Source: an optimization exercise on an open RTL-to-GDS flow (aim: small area, a short achievable clock period and few clock cycles per item). Production flows keep margins and buffers that such runs may drop. At most, simulation tests tie the RTL to the original design; equivalence was not proved. Some runs may be left out. An edit can pass the tests and still lose a function that they never use. No functional check of the RTL was part of runs 3 and 4.

==> run_1/clock_map.png <==
(2 px per µm)
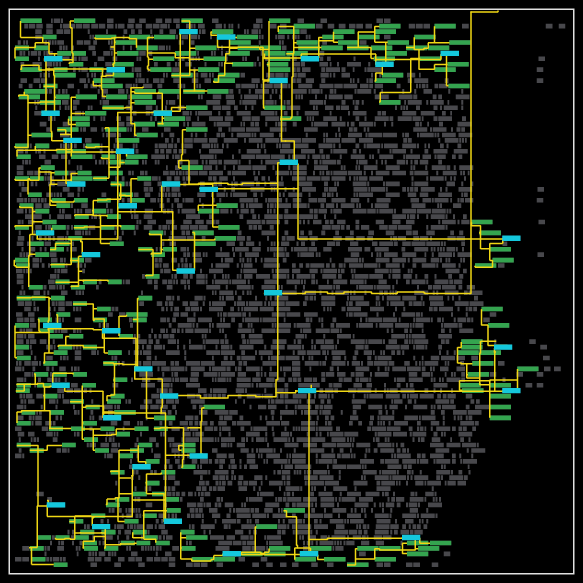
==> run_1/drive_strength.png <==
(1.5 px per µm)
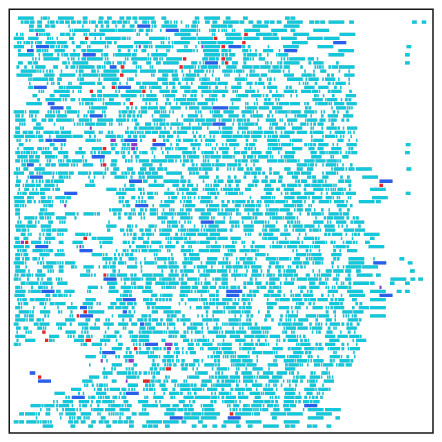
==> run_1/met1.png <==
(3 px per µm) Supply wires on this layer in grey. Cells faint in the background.
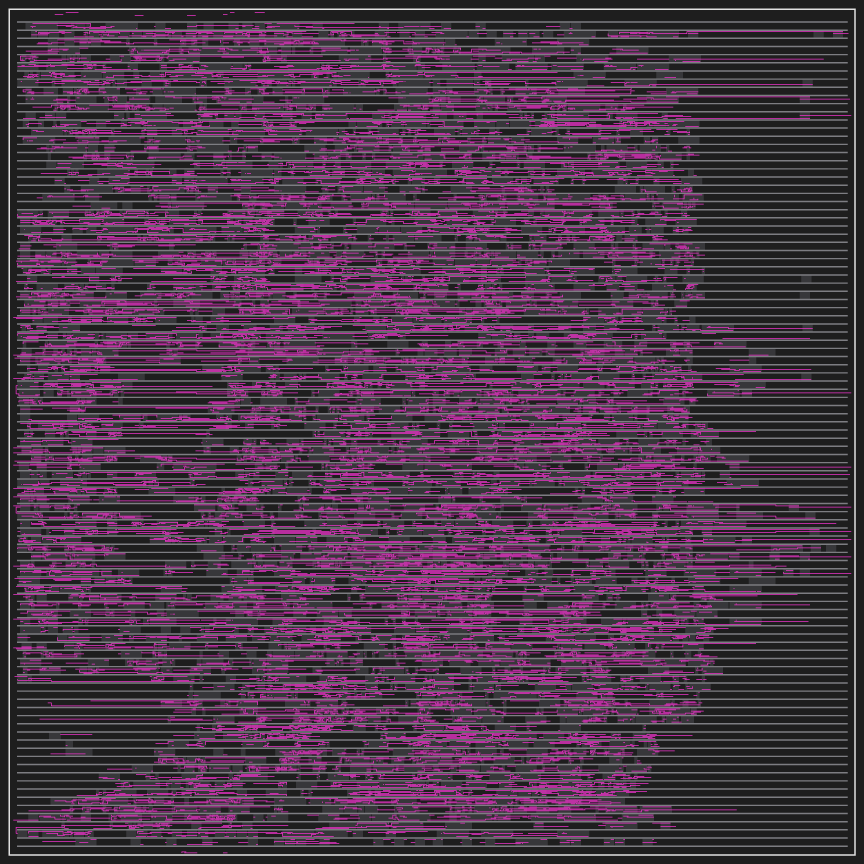
==> design/flow/design.v <==
module mmult(
    input clk,  
    input reset_n,  
    input enable,  
    input [0:9*8-1] A_mat,  
    input [0:9*8-1] B_mat,  
    output valid,  
    output reg [0:9*17-1] C_mat  
);
    reg [0:71] A,B;
    reg [3:0] counter;
    wire [16:0] s0, s1, s2;
    assign s0 = A[0:7]*B[0:7]+A[8:15]*B[24:31]+A[16:23]*B[48:55];
    assign s1 = A[0:7]*B[8:15]+A[8:15]*B[32:39]+A[16:23]*B[56:63];
    assign s2 = A[0:7]*B[16:23]+A[8:15]*B[40:47]+A[16:23]*B[64:71];
    assign valid = ~|(counter^3);
    always @(posedge clk) begin
        if(!enable||!reset_n) begin
            A <= A_mat;
            B <= B_mat;
            C_mat <= 0;
            counter <= 0;
        end 
        else if(!valid) begin
            C_mat <= {C_mat[51:152], s0, s1, s2};
            A <= A<<24;
            counter <= counter + 1;
        end
    end
endmodule
==> design/flow/run.sh <==
#!/bin/bash
# synth_recipe.tcl (not shown) runs the flow's synth.tcl, then flattens the netlist and writes it again
# the make line also repeats each setting of config.mk as NAME=value (left out here)
make -C /OpenROAD-flow-scripts/flow DESIGN_CONFIG=/design/flow/config.mk WORK_HOME=/design/flow/orfs CLKGATE_MAP_FILE= SYNTH_SCRIPT=/design/flow/synth_recipe.tcl finish
==> design/flow/config.mk <==
export PLATFORM = sky130hd
export DESIGN_NAME = mmult
export DESIGN_NICKNAME = mmult
export VERILOG_FILES = /design/flow/design.v
export SDC_FILE = /design/flow/constraint.sdc
export NUM_CORES = 4
export LEC_CHECK = 0
export CAP_MARGIN = 20
export CORE_MARGIN = 2
export CORE_UTILIZATION = 40
export SLEW_MARGIN = 20
==> design/flow/constraint.sdc <==
create_clock -name core_clock -period 11.0 [get_ports {clk}]
set_input_delay 2.2000 -clock core_clock [delete_from_list [all_inputs] [get_ports {clk}]]
set_output_delay 2.2000 -clock core_clock [all_outputs]
set_load 0.01 [all_outputs]
==> qor.yml, run 1 <==
cells_and_area:
  antenna_cells: 4
  layout_common_cells: "inv_1 (698), nand2_1 (604), fa_1 (480)"
  largest_registers: "C_mat (153), A (72), B (72)"
worst_setup_path:
  crit_required_ns: 11.43
  endpoint: "C_mat[138]$_SDFFE_PN0N_"
  cp.depth: 19
  critical_path_buf_inv_count: 4
  r2r-end: "C_mat[138]$_SDFFE_PN0N_"
yosys:
  syn_area_um2: 30800
  ys_dominant_reg_cell: "dfxtp_1"
  synthTopCellsByCount: "inv_1 (699), nand2_1 (605), fa_1 (480), and2_1 (402), ha_1 (292)"
  ys_top_cells_by_area: "fa_1 (31%), edfxtp_1 (14%), ha_1 (12%)"
global_routing:
  grt_use_met3: 0.0483
  antenna_found_initial: 5
  busiest_layer: "met2"
  grt_overflow_total: 0
floorplanning:
  core_um2: 76100
  tapCellCount: 1030
  die_h_um: 281
cts:
  post_cts_resized: 0
  cts_tree: "yes"
place:
  io_buffers: 300
  place_ws_ns: 4.36
  gp_congestion: 0.836
  placed_area_um2: 34800
status:
  status: "no timing/DRC/antenna violations"
drt:
  vias: 21674
  wl_per_cell_um: 18.3
  m1WireLength_um: 40300
  dr.pass1.iters: 5
timing:
  max_slew_margin: 0.257
Testbench counts for the RTL of run 1, summed over its fixed seeds: cycles 2,048, items 512.
About clock_map.png:
- cells driving clock nets: cyan (count 39)
- flip-flops: green (count 301)
- clock wires: yellow (length 5090 µm)
- routed clock nets: 40

About drive_strength.png:
- drive 6 and up: blue (cells 51; most used clkbuf_16)
- drive 2: purple (cells 17; most used clkinv_2)
- drive 3 to 4: red (cells 32; most used buf_4)
- drive 1 or less: cyan (cells 3446; most used inv_1)
post-route setup slack: 4.28 ns
Repair and plain buffers: 322
fin area: 36100 µm²

About met1.png:
- nets with wire on the layer: 4133
- share of all routed wire: 48%
- longest straight run: 78.2 µm
- wire length on this layer: 40.3 mm
drt total wl: 83700 µm
M1 GR Usage: 0.323

==> run_1/met2.png <==
(1.5 px per µm)
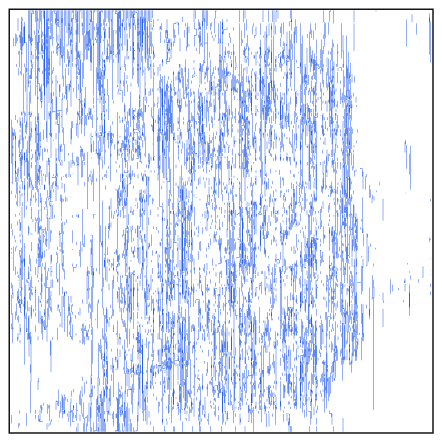

## Run 2: what changed since run 1
==> design/flow/design.v (replaced) <==
module mmult(
    input clk,
    input reset_n,
    input enable,
    input [0:9*8-1] A_mat,
    input [0:9*8-1] B_mat,
    output reg valid,
    output reg [0:9*17-1] C_mat
);
    reg [0:71] A, B;
    wire [0:152] C;
    genvar i, j;
    generate
        for (i = 0; i < 3; i = i + 1) begin : row
            for (j = 0; j < 3; j = j + 1) begin : col
                assign C[(3*i+j)*17 +: 17] =
                    A[(3*i+0)*8 +: 8] * B[(0+j)*8 +: 8] +
                    A[(3*i+1)*8 +: 8] * B[(3+j)*8 +: 8] +
                    A[(3*i+2)*8 +: 8] * B[(6+j)*8 +: 8];
            end
        end
    endgenerate
    always @(posedge clk) begin
        if (!enable || !reset_n) begin
            A <= A_mat;
            B <= B_mat;
        end
        C_mat <= C;
        valid <= enable & reset_n;
    end
endmodule
==> run_2/met2.png <==
(1 px per µm)
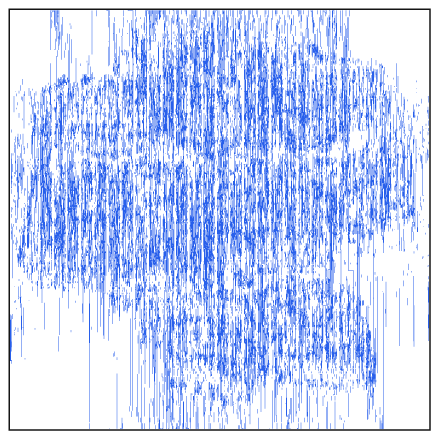
- share of all routed wire: 52%
- wire length on this layer: 99.9 mm
- longest straight run: 136 µm
- nets with wire on the layer: 8568
drt total wl: 194000 µm
vias: 47675
GRT met2 Usage: 0.410

==> qor.yml, run 2 <==
status:
  status: "no timing/DRC/antenna violations"
yosys:
  synthTopCellsByCount: "inv_1 (2070), fa_1 (1440), and2_1 (1117), ha_1 (873), nand2_1 (648)"
  ys_dominant_reg_cell: "dfxtp_1"
  syn_area_um2: 69000
worst_setup_path:
  cp.depth: 19
  crit_required_ns: 11.51
  critical-path-top-delay-family: "adder cells"
  critical_path_buf_inv_count: 4
cells_and_area:
  antenna_cells: 9
  multi_input_area_share: 0.691
  layout_common_cells: "inv_1 (2070), fa_1 (1440), and2_1 (1117)"
floorplanning:
  die_h_um: 419
  core_um2: 171000
  tapCellCount: 2310
cts:
  post_cts_resized: 0
  cts_tree: "yes"
global_routing:
  grt_use_met3: 0.0291
  grt_overflow_total: 0
  antenna_found_initial: 15
  busiest_layer: "met2"
drt:
  m1WireLength_um: 76200
  dr.pass1.iters: 6
  wl_per_cell_um: 19.8
timing:
  setup_slack_ns: 4.19
  max_slew_margin: 0.238
place:
  gp_congestion: 0.873
  io_buffers: 300
  place_ws_ns: 4.18
Testbench counts for the RTL of run 2, summed over its fixed seeds: cycles 1,024, items 512.
==> run_2/met1.png <==
(2 px per µm) Supply wires on this layer in grey. Cells faint in the background.
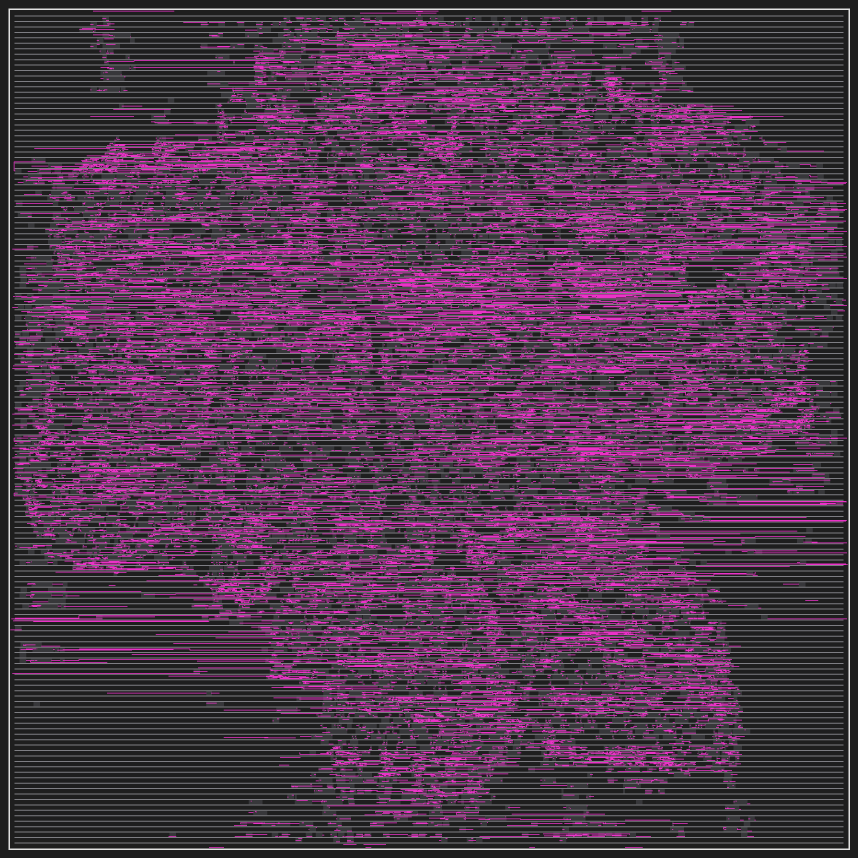
- nets with wire on the layer: 9147
- main direction: horizontal
M1 GR Usage: 0.280

==> run_2/clock_map.png <==
(1.5 px per µm)
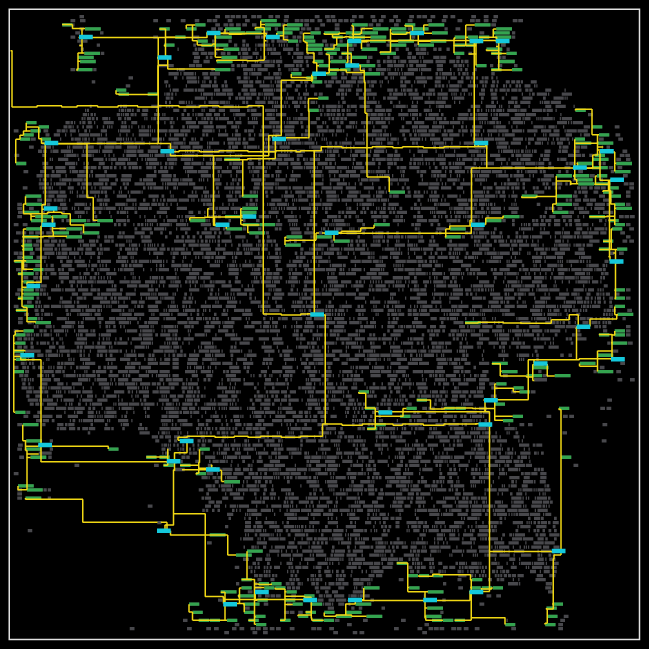

==> run 3: too many edits to list; what changed since run 2 <==
design/flow/design.v: 31 -> 1636 lines; modules unchanged: 0
  mmult: edited, 31 -> 1636 lines
==> design/flow/flow/run.sh (new file) <==
#!/bin/bash
# Standard layout, with these changes: Yosys's "abc -fast" pre-pass is skipped
# (so the full adders extract with clean polarity), the port buffers are the
# smallest plain buffer instead of the delay buffer buffer_ports picks, and
# timing repair aims for 6.5 ns of setup slack instead of 0.
export SYNTH_ARGS=-noabc
export BUFFER_PORTS_ARGS="-buffer_cell sky130_fd_sc_hd__buf_1"
export SETUP_SLACK_MARGIN=6.5
bash standard.sh > standard.log 2>&1
==> design/flow/standard.sh (new file) <==
#!/bin/bash
# synth_recipe.tcl (not shown) runs the flow's synth.tcl, then flattens the netlist and writes it again
# the make line also repeats each setting of config.mk as NAME=value (left out here)
make -C /OpenROAD-flow-scripts/flow DESIGN_CONFIG=/design/flow/config.mk WORK_HOME=/design/flow/orfs CLKGATE_MAP_FILE= SYNTH_SCRIPT=/design/flow/synth_recipe.tcl "${@:-finish}"
removed: design/flow/run.sh
==> run_3/clock_map.png <==
(2 px per µm)
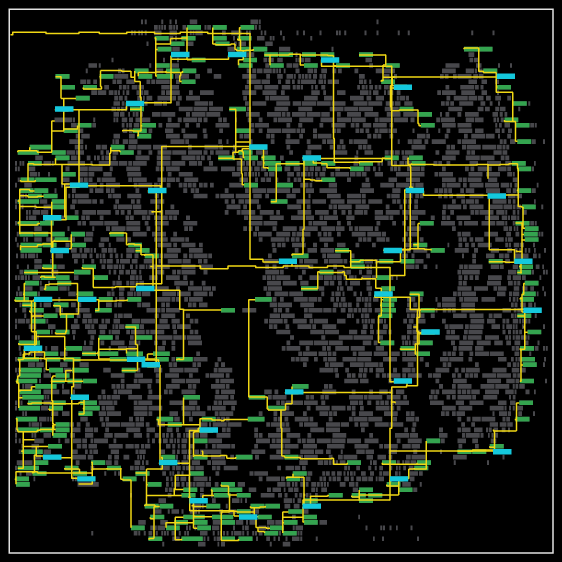
- clock wires: yellow (length 5320 µm)
- cells driving clock nets: cyan (count 39)
- flip-flops: green (count 300)
- flops lie: all over the die
- routed clock nets: 40

==> qor.yml, run 3 <==
status:
  status: "no timing/DRC/antenna violations"
timing:
  max_slew_margin: 0.296
  setup_slack_ns: 6.63
cells_and_area:
  seq_share: 0.197
  nNonClkBuffers: 332
  antenna_cells: 2
  multi_input_area_share: 0.674
  layout_common_cells: "and2_1 (604), fa_1 (441), buf_1 (300)"
  largest_registers: "C_mat (153), A (72), B (72)"
  final_area_um2: 32300
worst_setup_path:
  end_kind: "register"
  cp.depth: 14
  critical_path_buf_inv_count: 1
  r2r-end: "C_mat[136]$_DFF_P_"
  endpoint: "C_mat[136]$_DFF_P_"
  critical-path-top-delay-family: "adder cells"
global_routing:
  grt_use_met3: 0.0409
  globalRouteMet1Util: 0.259
  antenna_found_initial: 5
  busiest_layer: "met2"
  grt_overflow_total: 0
yosys:
  syn_area_um2: 28600
  yosysMostFrequentCell: "and2_1"
  async_reset_ff_frac: 0
  ys_top_cells_by_area: "fa_1 (31%), dfxtp_1 (19%), and2_1 (13%)"
  synthTopCellsByCount: "and2_1 (604), fa_1 (441), dfxtp_1 (276), ha_1 (217), nor2b_1 (164)"
  synth_fp_nets: 3456
floorplanning:
  tapCellCount: 940
place:
  place_ws_ns: 6.03
  gp_congestion: 0.875
  io_buffers: 300
  placed_area_um2: 30500
cts:
  cts_tree: "yes"
  post_cts_resized: 46
drt:
  m1WireLength_um: 32400
  dr.pass1.iters: 5
  wl_per_cell_um: 19.5
min_path:
  hold_path_end: "B[22]$_DFF_P_"
==> run_3/met1.png <==
(3 px per µm) Supply wires on this layer in grey. Cells faint in the background.
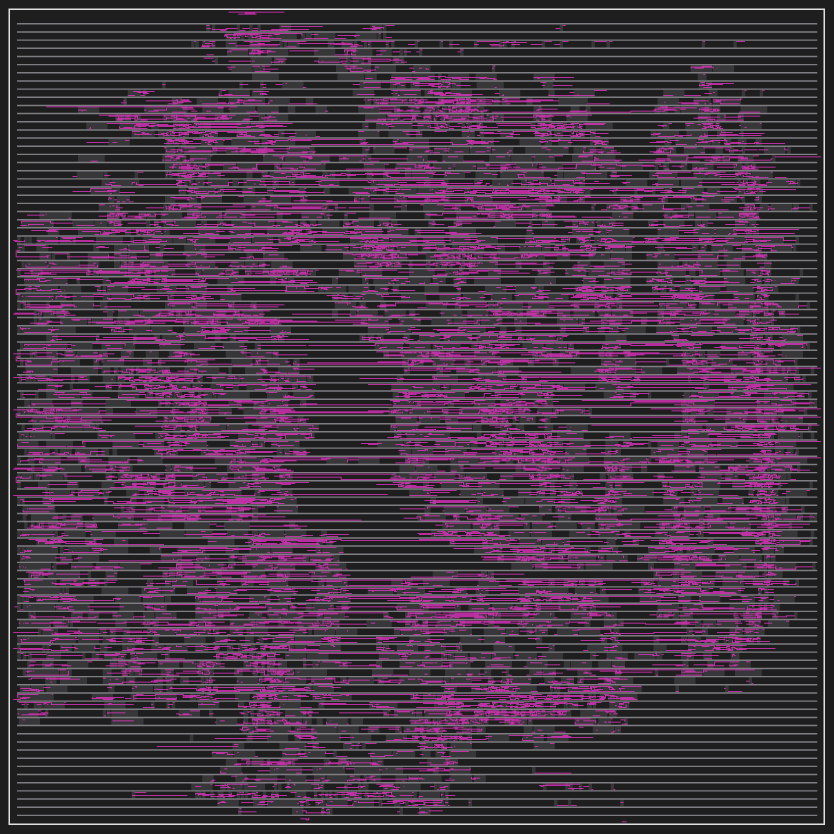
- nets with wire on the layer: 3280
- longest straight run: 101 µm
- share of all routed wire: 43%
vias: 19938
drt total wl: 75300 µm

==> run_3/met2.png <==
(1.5 px per µm)
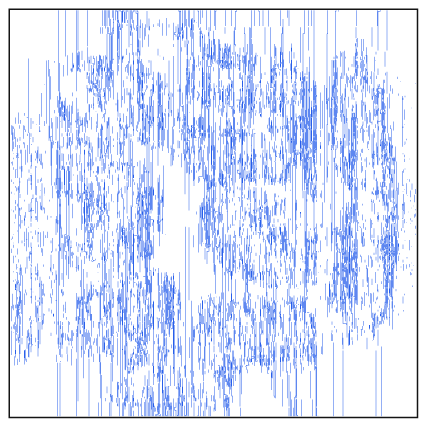

## Run 4: large edit since run 3, in outline
design/flow/design.v: 1636 -> 1774 lines; modules unchanged: 0
  mmult: edited, 1636 -> 1774 lines
==> design/flow/flow/run.sh (replaced) <==
#!/bin/bash
# Standard layout, with these changes: Yosys's "abc -fast" pre-pass is skipped
# (so the full adders extract with clean polarity), the port buffers are the
# smallest plain buffer instead of the delay buffer buffer_ports picks, and
# timing repair aims for 6.9 ns of setup slack instead of 0.
export SYNTH_ARGS=-noabc
export BUFFER_PORTS_ARGS="-buffer_cell sky130_fd_sc_hd__buf_1"
export SETUP_SLACK_MARGIN=6.9
bash standard.sh > standard.log 2>&1
--- a/design/flow/config.mk
+++ b/design/flow/config.mk
@@ -9,3 +9,5 @@
 export CORE_MARGIN = 2
 export CORE_UTILIZATION = 40
+export CTS_CLUSTER_DIAMETER = 150
+export CTS_CLUSTER_SIZE = 20
 export SLEW_MARGIN = 20
==> run_4/met2.png <==
(1.5 px per µm)
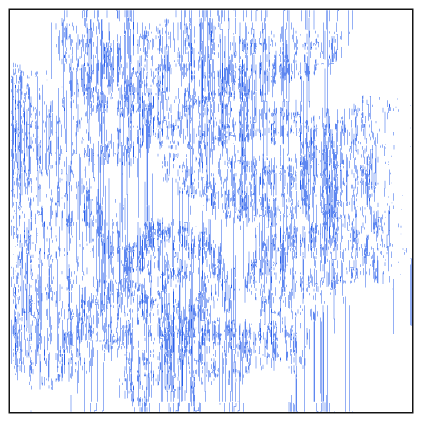
- nets with wire on the layer: 3231
- wire length on this layer: 34.9 mm
- longest straight run: 87.4 µm
vias: 19787
GRT met2 Usage: 0.345
drt total wl: 73400 µm

==> qor.yml, run 4 <==
cells_and_area:
  multi_input_area_share: 0.673
  final_cell_count_no_fill: 3903
  largest_registers: "S (153), A (72), B (72)"
  top_area_cell_class: "multi-input gates"
  layout_common_cells: "nor2_1 (711), fa_1 (448), dfxtp_1 (296), buf_1 (296), ha_1 (264)"
  seq_share: 0.206
  antenna_cells: 1
  final_area_um2: 30300
  final_common_cell: "nor2_1"
  nNonClkBuffers: 361
  signal_buffer_area_fraction: 0.0635
  nets: 3835
worst_setup_path:
  critical-path-top-delay-family: "adder cells"
  endpoint: "C_mat[36]"
  critical_path_buf_inv_count: 1
  crit_required_ns: 8.80
  worstSetupPathType: "register to output port"
  r2r-end: "S[5]$_DFF_P_"
  path_common_cell: "ha_2"
  cp.depth: 4
min_path:
  hold_path_end: "B[17]$_DFF_P_"
yosys:
  async_reset_ff_frac: 0
  synthTopCellsByCount: "nor2_1 (712), fa_1 (450), dfxtp_1 (309), ha_1 (271), nor2b_1 (172)"
  yosysMostFrequentCell: "nor2_1"
  ys_dominant_reg_cell: "dfxtp_1"
  syn_area_um2: 27900
  synth_fp_nets: 3703
  synth.distinct_cells: 47
floorplanning:
  core_um2: 68800
  die-area_um2: 71900
  die_h_um: 268
  tapCellCount: 931
  boundaryPins: 301
timing:
  max_slew_margin: 0.305
  setup_slack_ns: 6.97
drt:
  drt-initial-drc-count: 931
  route.met2.wl_um: 34900
  m1WireLength_um: 32000
  wl_per_cell_um: 18.8
  dr.pass1.iters: 5
place:
  gp_congestion: 0.808
  io_buffers: 300
  placed_area_um2: 29200
status:
  status: "no timing/DRC/antenna violations"
global_routing:
  busiest_layer: "met2"
  grt_use_met3: 0.0364
  globalRouteMet1Util: 0.273
  antenna_found_initial: 1
  grt_pass1_wl_um: 115000
  grt_overflow_total: 0
cts:
  cts_tree: "yes"
  post_cts_resized: 16
  cts_buffer_depth: 3
==> run_4/drive_strength.png <==
(1.5 px per µm)
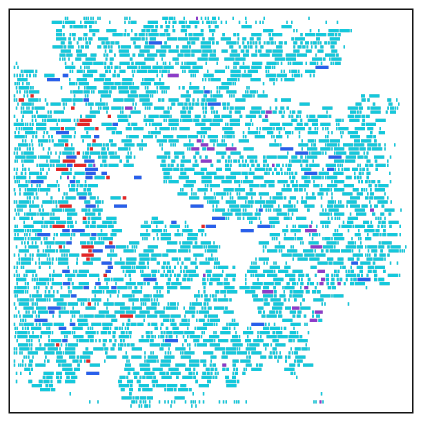
- drive 3 to 4: red (cells 32; most used buf_4)
- drive 1 or less: cyan (cells 2846; most used nor2_1)
- drive 2: purple (cells 30; most used ha_2)
- drive 6 and up: blue (cells 63; most used clkbuf_16)

==> what the ideal ports hide <==
No port has a modelled driver above. Below, the same layouts with a new extraction and two added sets of constraints. Step 1 assumes that a clkbuf_16 drives the clock port and a buf_2 every other input. Step 2 times the ports against the registers' clock, not the clock port: input delays grow and output delays shrink by t, the midpoint of the rising clock arrivals with the driver on. Three values: ideal ports, drivers, drivers and shift; two values: the first two.
run	t (ns)	slack for setup (ns)	hold WS [ns]	worst register clock-pin slew, ns
run 1	0.628	4.277 / 4.277 / 4.277	0.449 / 0.449 / 0.449	0.06 / 0.06
run 2	0.742	4.190 / 4.190 / 4.190	1.002 / 1.002 / 1.002	0.07 / 0.07
run 3	0.644	6.631 / 6.631 / 6.568	0.454 / 0.454 / 0.454	0.07 / 0.07
run 4	0.611	6.968 / 6.910 / 6.660	0.444 / 0.444 / 0.444	0.10 / 0.10
After both steps every run listed still meets setup and hold. For run 4, which loses most, drivers alone change the setup slack by -0.058 ns; drivers and shift together by -0.308 ns.
